This is an optimization exercise on Yosys and OpenROAD, whose aim is small area, not a production implementation.
The RTL was checked by simulation tests, not by an equivalence proof against the original design.
Not every run is shown, and edits may drop behaviour that the tests do not exercise.

File: flow/run.sh
#!/bin/bash
# synth_recipe.tcl (not shown) runs the flow's synth.tcl, then flattens the netlist and writes it again
# the make line also repeats each setting of config.mk as NAME=value (left out here)
make -C /OpenROAD-flow-scripts/flow DESIGN_CONFIG=/design/flow/config.mk WORK_HOME=/design/flow/orfs CLKGATE_MAP_FILE= SYNTH_SCRIPT=/design/flow/synth_recipe.tcl finish
File: flow/config.mk
export PLATFORM = sky130hd
export DESIGN_NAME = MIPS_Processor
export DESIGN_NICKNAME = MIPS_Processor
export VERILOG_FILES = /design/flow/design.v
export SDC_FILE = /design/flow/constraint.sdc
export NUM_CORES = 4
export LEC_CHECK = 0
export CAP_MARGIN = 20
export CORE_MARGIN = 2
export CORE_UTILIZATION = 40
export SLEW_MARGIN = 20
File: flow/constraint.sdc
create_clock -name core_clock -period 18.0 [get_ports {clk_M}]
set_input_delay 3.6000 -clock core_clock [delete_from_list [all_inputs] [get_ports {clk_M}]]
set_output_delay 3.6000 -clock core_clock [all_outputs]
set_load 0.01 [all_outputs]
File: flow/design.v
module MUX #(parameter Width = 2) (
    input wire [Width - 1:0] IN0,
    input wire [Width - 1:0] IN1,
    input wire       sel,  
    output reg [Width - 1:0] OUT
);
always @ (*)
begin
    if (sel)
        OUT = IN1;
    else 
        OUT = IN0;
end
endmodule
module Adder (
    input  wire [31:0]   A,
    input  wire [31:0]   B,
    output reg  [31:0]   C
);
always @(*)
    begin
        C = A+B;
    end
endmodule
module Sign_Extend (
    input  wire [15:0] Inst,
    output wire  [31:0] Signlmm
);
    assign Signlmm = { {16{Inst[15]}} , Inst};
endmodule
module Shift_Left_Twice # (parameter Width= 6) (
    input wire    [Width - 1:0]  IN,
    output wire   [Width - 1:0]  OUT
); 
assign OUT = IN << 2;
endmodule
module Register (
    output reg   [31:0]   Reg_out,
    input  wire  [31:0]   Reg_in,
    input  wire           Reg_clk,
    input  wire           Reg_rst
);
always @ (posedge Reg_clk or negedge Reg_rst)
begin 
    if (!Reg_rst)
        Reg_out <= 16'b0;
    else
        Reg_out <= Reg_in;
end
endmodule
module Register_File ( 
    output wire  [31:0]                 readData1, readData2,
    input  wire  [31:0]                 writeData,
    input  wire  [$clog2 (32)-1:0]      readAddr1, readAddr2, writeAddr,
    input  wire                         writeEnable, 
    input  wire                         clk, 
    input  wire                         reset
);
reg [31:0] MEM [0:31];
integer i;
always @ (posedge clk or negedge reset)
    begin
        if (!reset)
            begin 
                for (i=0; i<32; i=i+1)
                    begin
                        MEM [i] <= { (32) {1'b0} };
                    end
            end
        else if (writeEnable) 
            begin
                MEM[writeAddr] <= writeData;
            end
    end 
assign readData1 = MEM[readAddr1];
assign readData2 = MEM[readAddr2];
endmodule
module ALU (
    input  wire  [31:0] A, B,
    input  wire  [2:0] ALU_FUNC,
    output reg   [31:0] ALU_OUT,
    output wire  Zero_Flag
);
always @ (*)
begin
    case (ALU_FUNC)
            3'b000: 
                begin
                 ALU_OUT = (A & B);
                end
            3'b001: 
                begin
                 ALU_OUT = (A | B);
                end
            3'b010:
                begin
                 ALU_OUT = A + B;
                end
            3'b100:
                begin
                    ALU_OUT = A - B;
                end
            3'b101: 
                begin
                 ALU_OUT = A * B;
                end
            3'b110: 
                begin
                if (A < B)
                  begin
                    ALU_OUT = 32'b1;
                  end
                else 
                  begin
                    ALU_OUT = 32'b0;
                  end
                end
            default:  ALU_OUT = 32'b0;
    endcase
end
assign Zero_Flag = (ALU_OUT == 32'b0);
endmodule
module ALU_Decoder(
  input  wire [1:0] ALUOp,
  input  wire [5:0] Funct,
  output reg  [2:0] ALUControl
);
always @(*)
    begin
            case(ALUOp) 
            2'b00 : ALUControl=3'b010;
            2'b01 : ALUControl=3'b100;
            2'b10 :
            begin
              case (Funct) 
                6'b100000 : ALUControl=3'b010;
                6'b100010 : ALUControl=3'b100;  
                6'b101010 : ALUControl=3'b110; 
                6'b011100 : ALUControl=3'b101;
                default   : ALUControl=3'b010;
              endcase
            end
            default     : ALUControl=3'b010;
            endcase
    end
endmodule 
module Main_Decoder (
   input  wire  [5:0]  Opcode,
   output reg          Jump,
   output reg          MemtoReg,   
   output reg          MemWrite,
   output reg          Branch,
   output reg          ALUSrc,
   output reg          RegDst,
   output reg          RegWrite,
   output reg   [1:0]  ALUOp    
);
always @(*)
    begin
            case(Opcode) 
                6'b100011 : 
                    begin
                            Jump     = 1'b0;
                            ALUOp    = 2'b00;
                            MemtoReg = 1'b1;
                            MemWrite = 1'b0;
                            Branch   = 1'b0;
                            ALUSrc   = 1'b1;
                            RegDst   = 1'b0;
                            RegWrite = 1'b1;
                    end
                6'b101011 : 
                    begin
                            Jump     = 1'b0;
                            ALUOp    = 2'b00;
                            MemtoReg = 1'b1;
                            MemWrite = 1'b1;
                            Branch   = 1'b0;
                            ALUSrc   = 1'b1;
                            RegDst   = 1'b0;
                            RegWrite = 1'b0;
                    end
                6'b000000 : 
                    begin
                            Jump     = 1'b0;
                            ALUOp    = 2'b10;
                            MemtoReg = 1'b0;
                            MemWrite = 1'b0;
                            Branch   = 1'b0;
                            ALUSrc   = 1'b0;
                            RegDst   = 1'b1;
                            RegWrite = 1'b1;
                    end
                6'b001000 : 
                    begin
                            Jump     = 1'b0;
                            ALUOp    = 2'b00;
                            MemtoReg = 1'b0;
                            MemWrite = 1'b0;
                            Branch   = 1'b0;
                            ALUSrc   = 1'b1;
                            RegDst   = 1'b0;
                            RegWrite = 1'b1;
                    end
                6'b000100 : 
                    begin
                            Jump     = 1'b0;
                            ALUOp    = 2'b01;
                            MemtoReg = 1'b0;
                            MemWrite = 1'b0;
                            Branch   = 1'b1;
                            ALUSrc   = 1'b0;
                            RegDst   = 1'b0;
                            RegWrite = 1'b0;
                    end
                6'b000010 : 
                    begin
                            Jump     = 1'b1;
                            ALUOp    = 2'b00;
                            MemtoReg = 1'b0;
                            MemWrite = 1'b0;
                            Branch   = 1'b0;
                            ALUSrc   = 1'b0;
                            RegDst   = 1'b0;
                            RegWrite = 1'b0;
                    end       
                default   : 
                    begin
                            Jump     = 1'b0;
                            ALUOp    = 2'b00;
                            MemtoReg = 1'b0;
                            MemWrite = 1'b0;
                            Branch   = 1'b0;
                            ALUSrc   = 1'b0;
                            RegDst   = 1'b0;
                            RegWrite = 1'b0;
                    end
            endcase     
    end
endmodule
module Control_Unit (  
   output wire           Jump_C,
   output wire           MemtoReg_C,   
   output wire           MemWrite_C,
   output wire           Branch_C,
   output wire           ALUSrc_C,
   output wire           RegDst_C,
   output wire           RegWrite_C,
   output wire    [2:0]  ALUControl_C,
   input wire     [5:0]  Opcode_C,
   input wire     [5:0]  Funct_C
);
wire [1:0] ALUOp_D;
ALU_Decoder AD (
    .ALUOp (ALUOp_D),
    .Funct (Funct_C),
    .ALUControl (ALUControl_C)
);
Main_Decoder MD (
   .Opcode (Opcode_C),
   .Jump (Jump_C),
   .MemtoReg (MemtoReg_C),   
   .MemWrite (MemWrite_C),
   .Branch (Branch_C),
   .ALUSrc (ALUSrc_C),
   .RegDst (RegDst_C),
   .RegWrite (RegWrite_C),
   .ALUOp (ALUOp_D)     
);
endmodule
module Datapath (
    output   wire   [31:0]    PC_Datapath,
    output   wire   [31:0]    ALU_Out_Datapath,
    output   wire   [31:0]    writeData_D,
    input    wire             RegWrite_D, RegDst_D, ALUSrc_D, MemToReg_D, Branch_D, Jump_D, 
    input    wire   [2:0]     ALUControl_D, 
    input    wire             clk_Datapath, rst_Datapath, 
    input    wire   [31:0]    Instr_Datapath,
    input    wire   [31:0]    RD_Datapath
);
wire                   Zero_signal, PCSrc;
wire       [31:0]      RD1, Result, B_ALU, Signlmm_D, PCPlus4, PCBranch, Signlmm_Shifted;
wire       [31:0]      PC1, PC2, PCJump; 
wire       [27:0]      Instr_Shifted;
wire       [4:0]       writeAddr_D;
assign PCSrc   = Branch_D & Zero_signal;
assign PCJump  = {PCPlus4 [31:28] , Instr_Shifted};
ALU A (
    .A         (RD1), 
    .B         (B_ALU),
    .ALU_FUNC  (ALUControl_D),
    .ALU_OUT   (ALU_Out_Datapath),
    .Zero_Flag (Zero_signal)
);
Register_File RF (
    .readData1    (RD1), 
    .readData2    (writeData_D),
    .writeData    (Result),
    .readAddr1    (Instr_Datapath [25:21]), 
    .readAddr2    (Instr_Datapath [20:16]), 
    .writeAddr    (writeAddr_D),
    .writeEnable  (RegWrite_D), 
    .clk          (clk_Datapath), 
    .reset        (rst_Datapath) 
);
Register PC_reg (
    .Reg_out (PC_Datapath),
    .Reg_in  (PC2),
    .Reg_clk (clk_Datapath),
    .Reg_rst (rst_Datapath)
);
MUX #(.Width(32)) DataMemMux (
    .IN0 (ALU_Out_Datapath),
    .IN1 (RD_Datapath),
    .sel (MemToReg_D),
    .OUT (Result)
);
MUX #(.Width(32)) ALU_Mux (
    .IN0 (writeData_D),
    .IN1 (Signlmm_D),
    .sel (ALUSrc_D),
    .OUT (B_ALU)
);
MUX #(.Width(5)) WriteAddrMux (
    .IN0 (Instr_Datapath [20:16]),
    .IN1 (Instr_Datapath [15:11]),
    .sel (RegDst_D),
    .OUT (writeAddr_D)
);
MUX #(.Width(32)) PCMUX1 (
    .IN0 (PCPlus4),
    .IN1 (PCBranch),
    .sel (PCSrc),
    .OUT (PC1)
);
MUX #(.Width(32)) PCMUX2 (
    .IN0 (PC1),
    .IN1 (PCJump),
    .sel (Jump_D),
    .OUT (PC2)
);
Adder PC4 (
    .A (PC_Datapath),
    .B (32'd4),
    .C (PCPlus4)
);
Adder PC_Branch (
    .A (Signlmm_Shifted),
    .B (PCPlus4),
    .C (PCBranch)
);
Sign_Extend S (
    .Inst    (Instr_Datapath [15:0]),
    .Signlmm (Signlmm_D)
);
Shift_Left_Twice #(.Width(32)) SL1 (
    .IN  (Signlmm_D),
    .OUT (Signlmm_Shifted)
);
Shift_Left_Twice #(.Width(28) ) SL2 (
    .IN  ({2'b0,Instr_Datapath [25:0]}),
    .OUT (Instr_Shifted)
);
endmodule
module MIPS_Processor (
    output    wire       [31:0]      PC_M,
    output    wire       [31:0]      ALU_OUT_M,
    output    wire       [31:0]      writeData_M,
    output    wire                   MemWrite_M,
    input     wire       [31:0]      Instr_M, RD_M,
    input     wire                   clk_M, rst_M
);
wire            Jump, MemtoReg, Branch, ALUSrc, RegDst, RegWrite; 
wire  [2:0]     ALUControl;
Control_Unit CU (
   . Jump_C          (Jump),
   . MemtoReg_C      (MemtoReg),   
   . MemWrite_C      (MemWrite_M),
   . Branch_C        (Branch),
   . ALUSrc_C        (ALUSrc),
   . RegDst_C        (RegDst),
   . RegWrite_C      (RegWrite),
   . ALUControl_C    (ALUControl),
   . Opcode_C        (Instr_M [31:26]),
   . Funct_C         (Instr_M [5:0])
);
Datapath DP (
    .PC_Datapath        (PC_M),
    .ALU_Out_Datapath   (ALU_OUT_M),
    .writeData_D        (writeData_M),
    .RegWrite_D         (RegWrite),
    .RegDst_D           (RegDst), 
    .ALUSrc_D           (ALUSrc), 
    .MemToReg_D         (MemtoReg), 
    .Branch_D           (Branch), 
    .Jump_D             (Jump), 
    .ALUControl_D       (ALUControl), 
    .clk_Datapath       (clk_M), 
    .rst_Datapath       (rst_M), 
    .Instr_Datapath     (Instr_M),
    .RD_Datapath        (RD_M)
);
endmodule
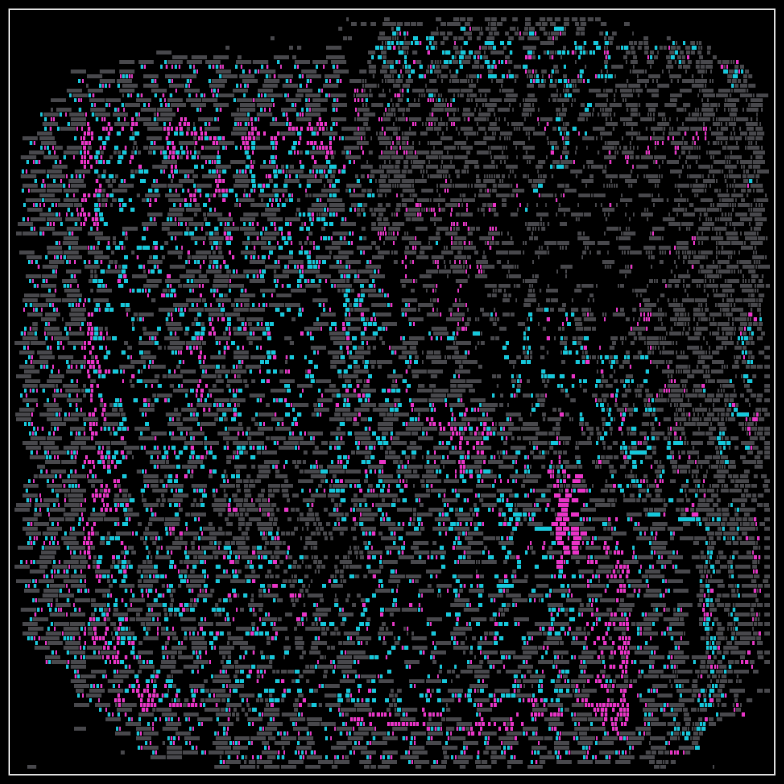
(run_1/logic_types.png)
- magenta: nand cells (cells 2283; most used nand2_1; where widely spread)
- cyan: aoi and oai cells (cells 2139; most used o21ai_0; where widely spread)
fraction of area in multi-input gates: 50.3%
Layout Cells excl Fill: 11700
commonest non-fill, non-tap cell in the layout: nand2_1

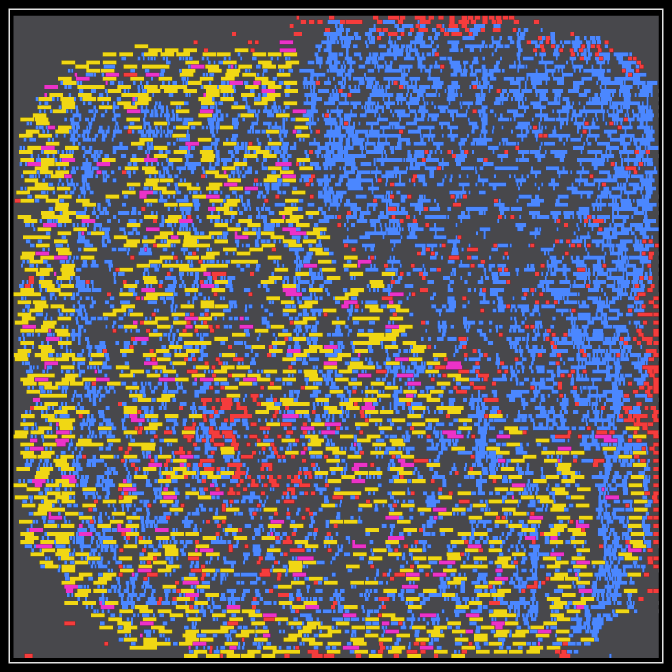
(run_1/placement_by_type.png)
Fill, decap, tap and diode cells in grey.
- red: remaining buffers and delay cells (cells 826; share of their area 8.7%)
- blue: combinational and other logic (cells 7140; share of their area 55%)
- magenta: clock drivers and dummy loads (cells 217; share of their area 4.9%)
- yellow: sequential cells (cells 1054; share of their area 31%)
CORE AREA: 0.186 mm2
Seq area share: 30.1%

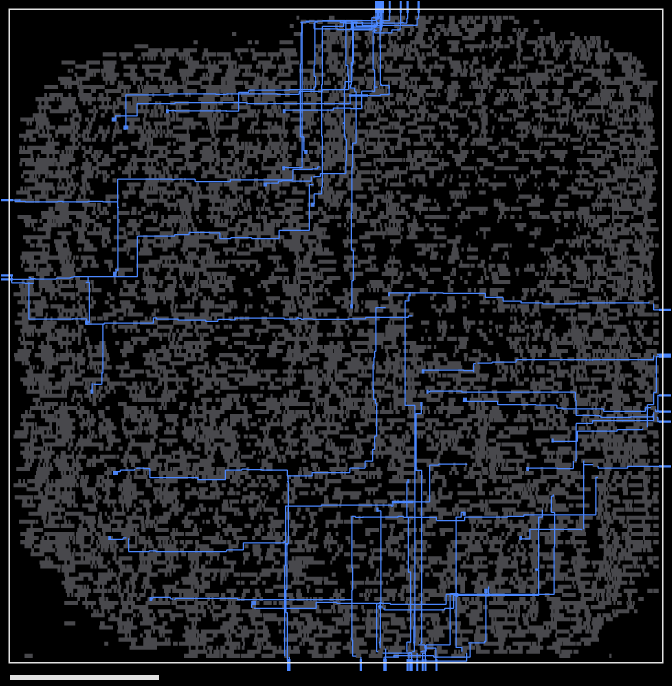
(run_1/io_fan.png)
Scale bar: 100 um.
- blue: `writeData_M` (bits 32; direction output; end cells 32; buffers 46; wire 6810 um)
IO buf count: 160
I/O pins: 163

==> results.py, run 1 <==
metrics = {
    "status": {
        "outcome": "timing/DRC/antenna clean",
    },
    "logic_synthesis": {
        "synthCells": 8912,
        "synthAdderAreaFrac_pct": 15.2,
        "netlist_area_mm2": 0.0748,
        "muxShareOfSynthArea_pct": 1.45,
        "synth-async-reset-ratio_pct": 100,
        "synth_top_family_by_area": "simple AND/OR/NAND/NOR gates",
        "yosysWarnings": 9,
        "ys_seq_area_share_pct": 35.3,
        "synthXorXnorAreaFrac_pct": 1.81,
    },
    "worst_hold_path": {
        "worstHoldStart": "DP.RF.MEM[7][22]",
        "hp-class": "flop to flop",
    },
    "cts": {
        "htreeDepth": 3,
        "cts_tree": "built",
        "post_cts_buffers": 0,
        "clockBufferDepth": 3,
    },
    "layout": {
        "largest_class": "multi-input combinational cells",
        "top_register": "DP.RF.MEM",
        "utilization_pct": 47.2,
        "diodes": 25,
        "multi_input_area_mm2": 0.0441,
        "drive_above_1_share_pct": 12.3,
        "fillCellCount": 18000,
        "clock_buffers": 154,
        "reg_top3": "DP.RF.MEM x1024, DP.PC_reg.Reg_out x30",
        "fin_nets": 9866,
        "final_cell_area_mm2": 0.0877,
        "n_sequential_cell": 1054,
    },
    "setup_path": {
        "cp-start-kind": "input pin",
        "critPathCapture": "ALU_OUT_M[31]",
        "crit_path_max_incr_delay_ns": 0.76,
        "crit_fanout": 20,
        "regToRegStartpoint": "DP.RF.MEM[18][4]",
    },
    "sta": {
        "tightest_slew_ns": 1.31,
        "slew_headroom_pct": 12.9,
        "hold-worst-slack_ns": 0.506,
        "final.setup.tns_ns": 0,
        "rsz0062_at_grt": "false",
        "setup_viol": 0,
        "min_period_ns": 17.82,
        "final_max_slew_viol_count": 0,
    },
    "run": {
        "maxCapViolations": 0,
    },
    "grt": {
        "grtUsageMet3_pct": 14.6,
        "grt_util_all_layers_pct": 44.3,
    },
    "routing": {
        "wl_um": 430000,
        "wl_met3_um": 57100,
    },
    "floorplan": {
        "rows": 158,
        "nWellTaps": 2480,
        "initial_core_util_pct": 40.3,
    },
    "placed_design": {
        "placed_cell_area_mm2": 0.0831,
        "post-dp-hpwl_um": 305000,
    },
}
[run 1: cells in the mapped netlist (73+ instances only)]
master | count | area, um2
fa_1 | 411 | 8230
dfrtp_1 | 1054 | 26400
nand3_1 | 568 | 2840
a21oi_1 | 197 | 986
ha_1 | 251 | 3140
and3_1 | 167 | 1040
clkbuf_1 | 531 | 1990
nand4_1 | 208 | 1300
nor2_1 | 554 | 2080
inv_1 | 625 | 2350
nor3_1 | 73 | 365
a22oi_1 | 549 | 4120
nand2_1 | 1456 | 5470
buf_2 | 135 | 676
xnor2_1 | 112 | 981
o21ai_0 | 1104 | 5530
[run 1: logic make-up (layout without fill, tap and decap cells)]
| kind of cell | after synthesis | count (layout) |
|---|---|---|
| other | 1 | 27 |
| adder cells (fa/ha/maj) | 662 | 662 |
| XOR/XNOR | 145 | 145 |
| AO/OA/AOI/OAI | 2291 | 2291 |
| flip-flops | 1054 | 1054 |
| buffers and inverters | 1368 | 1691 |
| multiplexers | 103 | 103 |
| AND/OR/NAND/NOR | 3288 | 3289 |
==> run 2: too many edits to list; what changed since run 1 <==
flow/design.v: 403 -> 1431 lines; modules unchanged: 0
  FA: new, 4 lines
  HA: new, 4 lines
  OAI22: new, 3 lines
  AOI222: new, 3 lines
  NAND2: new, 3 lines
  NOR2: new, 3 lines
  NAND4: new, 3 lines
  OR3: new, 3 lines
  XOR2: new, 3 lines
  Adder: edited, 10 -> 13 lines
  Branch_Adder: new, 14 lines
  Sign_Extend: edited, 6 -> 2 lines
  Shift_Left_Twice: edited, 6 -> 2 lines
  Register: edited, 14 -> 14 lines
  Register_File: edited, 27 -> 37 lines
  Decoder: new, 12 lines
  ReadMux: new, 21 lines
  ALU: edited, 45 -> 12 lines
  Multiplier: new, 1050 lines
  CPA32: new, 122 lines
  BoothEnc: new, 5 lines
  BoothSel: new, 5 lines
  BoothSel0: new, 5 lines
  ALU_Decoder: edited, 24 -> 2 lines
  Main_Decoder: edited, 94 -> 2 lines
  Control_Unit: edited, 30 -> 26 lines
  Datapath: edited, 94 -> 35 lines
  MIPS_Processor: edited, 39 -> 23 lines
  removed: MUX
==> module MIPS_Processor as of run 2 <==
module MIPS_Processor (
    output    wire       [31:0]      PC_M,
    output    wire       [31:0]      ALU_OUT_M,
    output    wire       [31:0]      writeData_M,
    output    wire                   MemWrite_M,
    input     wire       [31:0]      Instr_M, RD_M,
    input     wire                   clk_M, rst_M
);
wire Jump, MemtoReg, Branch, ALUSrc, RegDst, RegWrite, Sub, Mul, Slt;
Control_Unit CU (
   .Jump_C(Jump), .MemtoReg_C(MemtoReg), .MemWrite_C(MemWrite_M), .Branch_C(Branch),
   .ALUSrc_C(ALUSrc), .RegDst_C(RegDst), .RegWrite_C(RegWrite),
   .Sub_C(Sub), .Mul_C(Mul), .Slt_C(Slt),
   .Opcode_C(Instr_M[31:26]), .Funct_C(Instr_M[5:0])
);
Datapath DP (
    .PC_Datapath(PC_M), .ALU_Out_Datapath(ALU_OUT_M), .writeData_D(writeData_M),
    .RegWrite_D(RegWrite), .RegDst_D(RegDst), .ALUSrc_D(ALUSrc), .MemToReg_D(MemtoReg),
    .Branch_D(Branch), .Jump_D(Jump), .Sub_D(Sub), .Mul_D(Mul), .Slt_D(Slt),
    .clk_Datapath(clk_M), .rst_Datapath(rst_M),
    .Instr_Datapath(Instr_M), .RD_Datapath(RD_M)
);
endmodule
==> module BoothEnc as of run 2 <==
module BoothEnc (input wire b2, b1, b0, output wire onen, twon, neg);
assign onen = ~(b1 ^ b0);
assign twon = ~((b2 & ~b1 & ~b0) | (~b2 & b1 & b0));
assign neg  = b2;
endmodule
==> module Datapath as of run 2 <==
module Datapath (
    output   wire   [31:0]    PC_Datapath,
    output   wire   [31:0]    ALU_Out_Datapath,
    output   wire   [31:0]    writeData_D,
    input    wire             RegWrite_D, RegDst_D, ALUSrc_D, MemToReg_D, Branch_D, Jump_D,
    input    wire             Sub_D, Mul_D, Slt_D,
    input    wire             clk_Datapath, rst_Datapath,
    input    wire   [31:0]    Instr_Datapath,
    input    wire   [31:0]    RD_Datapath
);
wire        Zero_signal;
wire [31:0] RD1, Result, B_ALU, SignImm;
wire [29:0] PC_hi, PCPlus4, PCBranch, PCNext;
assign SignImm = {{16{Instr_Datapath[15]}}, Instr_Datapath[15:0]};
assign B_ALU = ALUSrc_D ? SignImm : writeData_D;
ALU A (
    .A(RD1), .B(B_ALU), .Sub(Sub_D), .Mul(Mul_D), .Slt(Slt_D),
    .ALU_OUT(ALU_Out_Datapath), .Zero_Flag(Zero_signal)
);
assign Result = MemToReg_D ? RD_Datapath : ALU_Out_Datapath;
Register_File RF (
    .readData1(RD1), .readData2(writeData_D),
    .writeData(Result),
    .readAddr1(Instr_Datapath[25:21]), .readAddr2(Instr_Datapath[20:16]),
    .writeAddr(RegDst_D ? Instr_Datapath[15:11] : Instr_Datapath[20:16]),
    .writeEnable(RegWrite_D),
    .clk(clk_Datapath), .reset(rst_Datapath)
);
Register PC_reg (.Reg_out(PC_hi), .Reg_in(PCNext), .Reg_clk(clk_Datapath), .Reg_rst(rst_Datapath));
assign PC_Datapath = {PC_hi, 2'b00};
Adder PC4 (.A(PC_hi), .C(PCPlus4));
Branch_Adder PC_Branch (.A(PC_hi), .B(Instr_Datapath[15:0]), .C(PCBranch));
assign PCNext = Jump_D ? {PCPlus4[29:26], Instr_Datapath[25:0]}
              : (Branch_D & Zero_signal) ? PCBranch : PCPlus4;
endmodule
==> module ReadMux as of run 2 <==
module ReadMux (
    input  wire [31:0] d,
    input  wire [31:0] sel,
    output wire        y
);
wire [11:0] t;
genvar k;
generate
    for (k = 0; k < 10; k = k + 1) begin : G
        AOI222 g (.a(d[3*k]), .b(sel[3*k]), .c(d[3*k+1]), .d(sel[3*k+1]),
                  .e(d[3*k+2]), .f(sel[3*k+2]), .y(t[k]));
    end
endgenerate
NAND2 n0 (.a(d[30]), .b(sel[30]), .y(t[10]));
NAND2 n1 (.a(d[31]), .b(sel[31]), .y(t[11]));
wire [2:0] u;
NAND4 m0 (.a(t[0]), .b(t[1]), .c(t[2]),  .d(t[3]),  .y(u[0]));
NAND4 m1 (.a(t[4]), .b(t[5]), .c(t[6]),  .d(t[7]),  .y(u[1]));
NAND4 m2 (.a(t[8]), .b(t[9]), .c(t[10]), .d(t[11]), .y(u[2]));
OR3   o  (.a(u[0]), .b(u[1]), .c(u[2]), .y(y));
endmodule
==> module Sign_Extend as of run 2 <==
module Sign_Extend;
endmodule
==> module Branch_Adder as of run 2 <==
module Branch_Adder (
    input  wire [29:0]   A,
    input  wire [15:0]   B,
    output wire [29:0]   C
);
wire [30:0] cy;
assign cy[0] = 1'b1;
genvar i;
generate
    for (i = 0; i < 30; i = i + 1) begin : I
        FA f (.a(A[i]), .b(B[i < 16 ? i : 15]), .c(cy[i]), .s(C[i]), .co(cy[i+1]));
    end
endgenerate
endmodule
==> module Shift_Left_Twice as of run 2 <==
module Shift_Left_Twice;
endmodule
==> module OAI22 as of run 2 <==
module OAI22 (input wire a, b, c, d, output wire y);
assign y = ~((a | b) & (c | d));
endmodule
==> module BoothSel as of run 2 <==
module BoothSel (input wire an, am1n, onen, twon, neg, output wire pp);
wire x;
OAI22 g (.a(onen), .b(an), .c(twon), .d(am1n), .y(x));
XOR2  h (.a(x), .b(neg), .y(pp));
endmodule
==> module NAND2 as of run 2 <==
module NAND2 (input wire a, b, output wire y);
assign y = ~(a & b);
endmodule
==> module AOI222 as of run 2 <==
module AOI222 (input wire a, b, c, d, e, f, output wire y);
assign y = ~((a & b) | (c & d) | (e & f));
endmodule
==> module NOR2 as of run 2 <==
module NOR2 (input wire a, b, output wire y);
assign y = ~(a | b);
endmodule
==> module XOR2 as of run 2 <==
module XOR2 (input wire a, b, output wire y);
assign y = a ^ b;
endmodule
==> module Adder as of run 2 <==
module Adder (
    input  wire [29:0]   A,
    output wire [29:0]   C
);
wire [30:0] cy;
assign cy[0] = 1'b1;
genvar i;
generate
    for (i = 0; i < 30; i = i + 1) begin : I
        HA h (.a(A[i]), .b(cy[i]), .s(C[i]), .co(cy[i+1]));
    end
endgenerate
endmodule
==> module HA as of run 2 <==
module HA (input wire a, b, output wire s, co);
assign s  = a ^ b;
assign co = a & b;
endmodule
==> module Register as of run 2 <==
module Register (
    output reg   [29:0]   Reg_out,
    input  wire  [29:0]   Reg_in,
    input  wire           Reg_clk,
    input  wire           Reg_rst
);
always @ (posedge Reg_clk or negedge Reg_rst)
begin
    if (!Reg_rst)
        Reg_out <= 30'b0;
    else
        Reg_out <= Reg_in;
end
endmodule
==> module ALU as of run 2 <==
module ALU (
    input  wire  [31:0] A, B,
    input  wire         Sub, Mul, Slt,
    output wire  [31:0] ALU_OUT,
    output wire         Zero_Flag
);
wire [32:0] sum = {1'b0, A} + {1'b0, B ^ {32{Sub}}} + {32'b0, Sub};
wire [31:0] prod;
Multiplier M (.A(A), .B(B), .P(prod));
assign ALU_OUT   = Mul ? prod : Slt ? {31'b0, ~sum[32]} : sum[31:0];
assign Zero_Flag = (sum[31:0] == 32'b0);
endmodule
==> module CPA32 as of run 2 <==
module CPA32 (
    input  wire [31:0] X, Y,
    output wire [31:0] S
);
wire [31:0] g0 = X & Y;
wire [31:0] p0 = X ^ Y;
wire g481 = g0[1] | (p0[1] & g0[0]);
wire g483 = g0[3] | (p0[3] & g0[2]);
wire p484 = p0[3] & p0[2];
wire g485 = g0[5] | (p0[5] & g0[4]);
wire p486 = p0[5] & p0[4];
wire g487 = g0[7] | (p0[7] & g0[6]);
wire p488 = p0[7] & p0[6];
wire g489 = g0[9] | (p0[9] & g0[8]);
wire p490 = p0[9] & p0[8];
wire g491 = g0[11] | (p0[11] & g0[10]);
wire p492 = p0[11] & p0[10];
wire g493 = g0[13] | (p0[13] & g0[12]);
wire p494 = p0[13] & p0[12];
wire g495 = g0[15] | (p0[15] & g0[14]);
wire p496 = p0[15] & p0[14];
wire g497 = g0[17] | (p0[17] & g0[16]);
wire p498 = p0[17] & p0[16];
wire g499 = g0[19] | (p0[19] & g0[18]);
wire p500 = p0[19] & p0[18];
wire g501 = g0[21] | (p0[21] & g0[20]);
wire p502 = p0[21] & p0[20];
wire g503 = g0[23] | (p0[23] & g0[22]);
wire p504 = p0[23] & p0[22];
wire g505 = g0[25] | (p0[25] & g0[24]);
wire p506 = p0[25] & p0[24];
wire g507 = g0[27] | (p0[27] & g0[26]);
wire p508 = p0[27] & p0[26];
wire g509 = g0[29] | (p0[29] & g0[28]);
wire p510 = p0[29] & p0[28];
wire g511 = g0[31] | (p0[31] & g0[30]);
wire p512 = p0[31] & p0[30];
wire g513 = g483 | (p484 & g481);
wire g515 = g487 | (p488 & g485);
wire p516 = p488 & p486;
wire g517 = g491 | (p492 & g489);
wire p518 = p492 & p490;
wire g519 = g495 | (p496 & g493);
wire p520 = p496 & p494;
wire g521 = g499 | (p500 & g497);
wire p522 = p500 & p498;
wire g523 = g503 | (p504 & g501);
wire p524 = p504 & p502;
wire g525 = g507 | (p508 & g505);
wire p526 = p508 & p506;
wire g527 = g511 | (p512 & g509);
wire p528 = p512 & p510;
wire g529 = g515 | (p516 & g513);
wire g531 = g519 | (p520 & g517);
wire p532 = p520 & p518;
wire g533 = g523 | (p524 & g521);
wire p534 = p524 & p522;
wire g535 = g527 | (p528 & g525);
wire p536 = p528 & p526;
wire g537 = g531 | (p532 & g529);
wire g539 = g535 | (p536 & g533);
wire p540 = p536 & p534;
wire g541 = g539 | (p540 & g537);
wire g543 = g533 | (p534 & g537);
wire g545 = g517 | (p518 & g529);
wire g547 = g521 | (p522 & g537);
wire g549 = g525 | (p526 & g543);
wire g551 = g485 | (p486 & g513);
wire g553 = g489 | (p490 & g529);
wire g555 = g493 | (p494 & g545);
wire g557 = g497 | (p498 & g537);
wire g559 = g501 | (p502 & g547);
wire g561 = g505 | (p506 & g543);
wire g563 = g509 | (p510 & g549);
wire g565 = g0[2] | (p0[2] & g481);
wire g567 = g0[4] | (p0[4] & g513);
wire g569 = g0[6] | (p0[6] & g551);
wire g571 = g0[8] | (p0[8] & g529);
wire g573 = g0[10] | (p0[10] & g553);
wire g575 = g0[12] | (p0[12] & g545);
wire g577 = g0[14] | (p0[14] & g555);
wire g579 = g0[16] | (p0[16] & g537);
wire g581 = g0[18] | (p0[18] & g557);
wire g583 = g0[20] | (p0[20] & g547);
wire g585 = g0[22] | (p0[22] & g559);
wire g587 = g0[24] | (p0[24] & g543);
wire g589 = g0[26] | (p0[26] & g561);
wire g591 = g0[28] | (p0[28] & g549);
wire g593 = g0[30] | (p0[30] & g563);
assign S[0] = p0[0];
assign S[1] = p0[1] ^ g0[0];
assign S[2] = p0[2] ^ g481;
assign S[3] = p0[3] ^ g565;
assign S[4] = p0[4] ^ g513;
assign S[5] = p0[5] ^ g567;
assign S[6] = p0[6] ^ g551;
assign S[7] = p0[7] ^ g569;
assign S[8] = p0[8] ^ g529;
assign S[9] = p0[9] ^ g571;
assign S[10] = p0[10] ^ g553;
assign S[11] = p0[11] ^ g573;
assign S[12] = p0[12] ^ g545;
assign S[13] = p0[13] ^ g575;
assign S[14] = p0[14] ^ g555;
assign S[15] = p0[15] ^ g577;
assign S[16] = p0[16] ^ g537;
assign S[17] = p0[17] ^ g579;
assign S[18] = p0[18] ^ g557;
assign S[19] = p0[19] ^ g581;
assign S[20] = p0[20] ^ g547;
assign S[21] = p0[21] ^ g583;
assign S[22] = p0[22] ^ g559;
assign S[23] = p0[23] ^ g585;
assign S[24] = p0[24] ^ g543;
assign S[25] = p0[25] ^ g587;
assign S[26] = p0[26] ^ g561;
assign S[27] = p0[27] ^ g589;
assign S[28] = p0[28] ^ g549;
assign S[29] = p0[29] ^ g591;
assign S[30] = p0[30] ^ g563;
assign S[31] = p0[31] ^ g593;
endmodule
==> module ALU_Decoder as of run 2 <==
module ALU_Decoder;
endmodule
==> module NAND4 as of run 2 <==
module NAND4 (input wire a, b, c, d, output wire y);
assign y = ~(a & b & c & d);
endmodule
==> module Control_Unit as of run 2 <==
module Control_Unit (
   output wire           Jump_C,
   output wire           MemtoReg_C,
   output wire           MemWrite_C,
   output wire           Branch_C,
   output wire           ALUSrc_C,
   output wire           RegDst_C,
   output wire           RegWrite_C,
   output wire           Sub_C,
   output wire           Mul_C,
   output wire           Slt_C,
   input wire     [5:0]  Opcode_C,
   input wire     [5:0]  Funct_C
);
wire rtype = ~Opcode_C[5] & ~Opcode_C[3];
assign Jump_C     = Opcode_C[1] & ~Opcode_C[5];
assign Branch_C   = Opcode_C[2];
assign MemtoReg_C = Opcode_C[5];
assign MemWrite_C = Opcode_C[5] & Opcode_C[3];
assign ALUSrc_C   = Opcode_C[5] | Opcode_C[3];
assign RegDst_C   = rtype;
assign RegWrite_C = ~Opcode_C[2] & ~(Opcode_C[1] & ~Opcode_C[5]) & ~(Opcode_C[5] & Opcode_C[3]);
assign Sub_C      = Opcode_C[2] | (rtype & Funct_C[1]);
assign Slt_C      = rtype & Funct_C[3] & Funct_C[1];
assign Mul_C      = rtype & ~Funct_C[5];
endmodule
==> module Register_File as of run 2 <==
module Register_File (
    output wire  [31:0]                 readData1, readData2,
    input  wire  [31:0]                 writeData,
    input  wire  [4:0]                  readAddr1, readAddr2, writeAddr,
    input  wire                         writeEnable,
    input  wire                         clk,
    input  wire                         reset
);
reg  [31:0] valid;
wire [31:0] we, sel1, sel2;
wire [31:0] q [0:31];
Decoder WD (.addr(writeAddr), .en({32{writeEnable}}), .sel(we));
Decoder R1 (.addr(readAddr1), .en(valid), .sel(sel1));
Decoder R2 (.addr(readAddr2), .en(valid), .sel(sel2));
genvar i, b;
generate
    for (i = 0; i < 32; i = i + 1) begin : R
        reg [31:0] data;
        always @(posedge clk)
            if (we[i]) data <= writeData;
        assign q[i] = data;
    end
endgenerate
always @(posedge clk or negedge reset)
    if (!reset) valid <= 32'b0;
    else        valid <= valid | we;
generate
    for (b = 0; b < 32; b = b + 1) begin : B
        wire [31:0] col;
        for (i = 0; i < 32; i = i + 1) begin : C
            assign col[i] = q[i][b];
        end
        ReadMux M1 (.d(col), .sel(sel1), .y(readData1[b]));
        ReadMux M2 (.d(col), .sel(sel2), .y(readData2[b]));
    end
endgenerate
endmodule
==> module BoothSel0 as of run 2 <==
module BoothSel0 (input wire an, onen, neg, output wire pp);
wire x;
NOR2 g (.a(onen), .b(an), .y(x));
XOR2 h (.a(x), .b(neg), .y(pp));
endmodule
==> module FA as of run 2 <==
module FA (input wire a, b, c, output wire s, co);
assign s  = a ^ b ^ c;
assign co = (a & b) | (a & c) | (b & c);
endmodule
==> module OR3 as of run 2 <==
module OR3 (input wire a, b, c, output wire y);
assign y = a | b | c;
endmodule
==> module Main_Decoder as of run 2 <==
module Main_Decoder;
endmodule
==> module Decoder as of run 2 <==
module Decoder (
    input  wire [4:0]  addr,
    input  wire [31:0] en,
    output wire [31:0] sel
);
genvar i;
generate
    for (i = 0; i < 32; i = i + 1) begin : D
        assign sel[i] = en[i] & (addr == i);
    end
endgenerate
endmodule
--- a/flow/config.mk
+++ b/flow/config.mk
@@ -8,4 +8,6 @@
 export CAP_MARGIN = 20
 export CORE_MARGIN = 2
-export CORE_UTILIZATION = 40
+export CORE_UTILIZATION = 55
 export SLEW_MARGIN = 20
+export SYNTH_HIERARCHICAL = 1
+export SYNTH_MINIMUM_KEEP_SIZE = 0
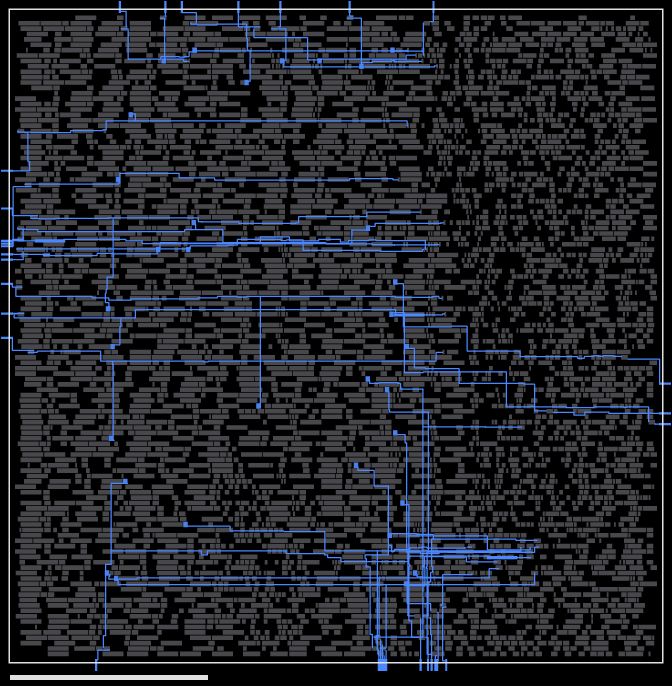
(run_2/io_fan.png)
Scale bar: 100 um.
- blue: `writeData_M` (bits 32; direction output; end cells 32; buffers 32; wire 6080 um)
IO buf count: 158

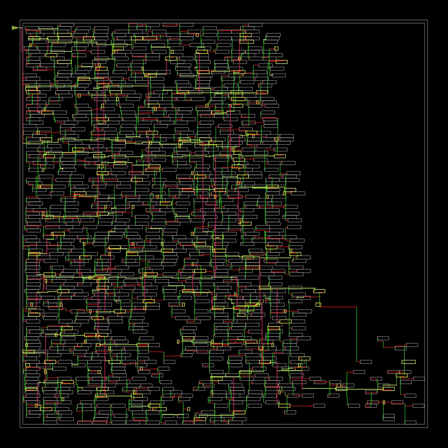
(run_2/clocks.png)
TritonCTS buffer count: 110
Clock Skew: 0.0502 ns

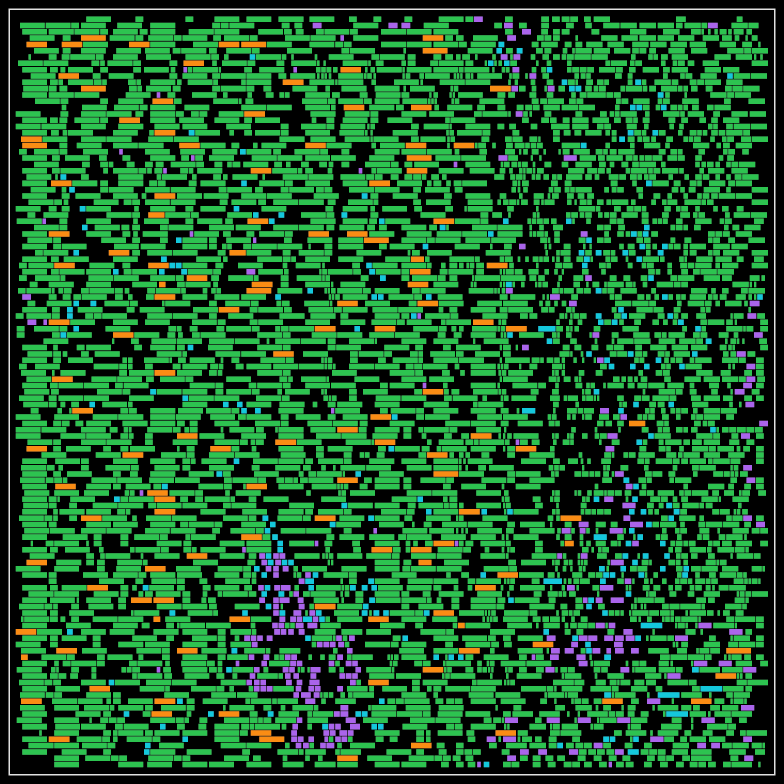
(run_2/sizes.png)
- purple: _2 cells (cells 257; share 5.7%)
- cyan: _3 and _4 cells (cells 245; share 5.4%)
- green: _0 and _1 cells (cells 3914; share 86%)
- orange: _6 and larger (cells 132; share 2.9%)
PnR worst setup slack: 0.327 ns
Post-Layout Inst Area: 0.0666 mm2
Non-clk bufs: 390
synthesis-to-finish area growth: 14.6%

==> results.py, run 2 <==
metrics = {
    "logic_synthesis": {
        "yosysWarnings": 8,
        "synth.area.top_cells": "edfxtp_1, a222oi_1, fa_1",
        "synth_top_family_by_area": "compound AO/OA/AOI/OAI gates",
        "ys_seq_area_share_pct": 55.6,
        "muxShareOfSynthArea_pct": 1.18,
        "synthCells": 4012,
        "synth.most_common_cell": "edfxtp_1",
        "synth-async-reset-ratio_pct": 5.71,
        "synthXorXnorAreaFrac_pct": 5.83,
    },
    "worst_hold_path": {
        "worstHoldStart": "DP.RF.valid[17]",
        "hp-class": "flop to flop",
    },
    "layout": {
        "multi_input_area_mm2": 0.0252,
        "reg_top3": "DP.RF.R.data x1024, DP.RF.valid x32, DP.PC_reg.Reg_out x30",
        "fillCellCount": 8002,
        "final_common_cell": "edfxtp_1",
        "drive_above_1_share_pct": 13.9,
        "final_cell_count_no_fill": 5945,
        "utilization_pct": 63.4,
    },
    "sta": {
        "slew_headroom_pct": 20.0,
        "hold-worst-slack_ns": 0.476,
        "final.setup.tns_ns": 0,
        "setup_viol": 0,
        "tightest_slew_ns": 1.20,
        "final_max_slew_viol_count": 0,
    },
    "setup_path": {
        "crit_fanout": 17,
        "rr_worst_depth": 31,
        "regToRegStartpoint": "DP.PC_reg.Reg_out[0]",
        "critPathCapture": "ALU_OUT_M[31]",
    },
    "floorplan": {
        "initial_core_util_pct": 55.3,
        "io_pins": 163,
        "core_area_mm2": 0.105,
    },
    "cts": {
        "htreeDepth": 3,
        "cts_sinks": 1086,
        "post_cts_buffers": 0,
        "clockBufferDepth": 3,
        "cts_tree": "built",
    },
    "grt": {
        "grtUsageMet3_pct": 13.6,
    },
    "status": {
        "outcome": "timing/DRC/antenna clean",
    },
    "placed_design": {
        "post-dp-hpwl_um": 155000,
    },
}
==> run 2: changes by cell type after synthesis, moves of 511 or more <==
cell	delta
a222oi_1	+618
a22oi_1	-548
inv_1	-520
dfrtp_1	-992
nand3_1	-552
nand2_1	-1253
o21ai_0	-1068
clkbuf_1	-511
edfxtp_1	+1024
==> run 2: cell type report <==
class	count	area share [%]
Clock buffer	127	4.26
Sequential cell	1086	48.5
Timing Repair Buffer	390	5.03
Clock inverter	78	1.02
Tap cell	1391	2.61
Inverter	105	0.592
Antenna cell	6	0.0226
Multi-Input combinational cell	2762	37.9
==> run 2: cells by family after synthesis <==
group                    count (synthesis)
multiplexers                            60
AND/OR/NAND/NOR                        820
buffers and inverters                  168
AO/OA/AOI/OAI                         1129
adder cells (fa/ha/maj)                364
XOR/XNOR                               381
flip-flops                            1086
other                                    4
==> run 2: Yosys stat by module, one instance, submodules excluded, excerpt <==
module	cells	area, um2
Register_File	1088	31800
Datapath	226	1810
Multiplier	59	400
Decoder	48	325
HA	1	12.5
AOI222	1	10.0
XOR2	1	8.76
OR3	1	6.26
NAND4	1	6.26
NAND2	1	3.75

-- what the ideal ports hide --
No port has a modelled driver above. Below, the same layouts with a new extraction and two added sets of constraints. Step 1: set_driving_cell puts a clkbuf_16 on clk_M and a buf_2 on each other input, an assumption about the parent block. Step 2 adds t to the input delays and takes it off the output delays; t is the mean of the earliest and latest rising clock arrival at the registers after step 1. Input paths then give back, and output paths get back, about the clock's delay inside the block. a / b / c = no drivers / after step 1 / after step 2; a / b = the first two.
run | t, ns | slack for setup (ns) | worst setup path at the end | clock arrival spread, ns | pins driven straight from the clock port
run 1 | 0.885 | 0.182 / 0.060 / 0.060 | input to output | 0.108 / 0.108 | 1
run 2 | 0.782 | 0.327 / 0.295 / 0.295 | input to output | 0.050 / 0.050 | 1
After both steps every run listed still meets setup and hold. The setup slack of run 1, which loses most, moves by -0.122 ns with the drivers and by -0.122 ns with both steps.
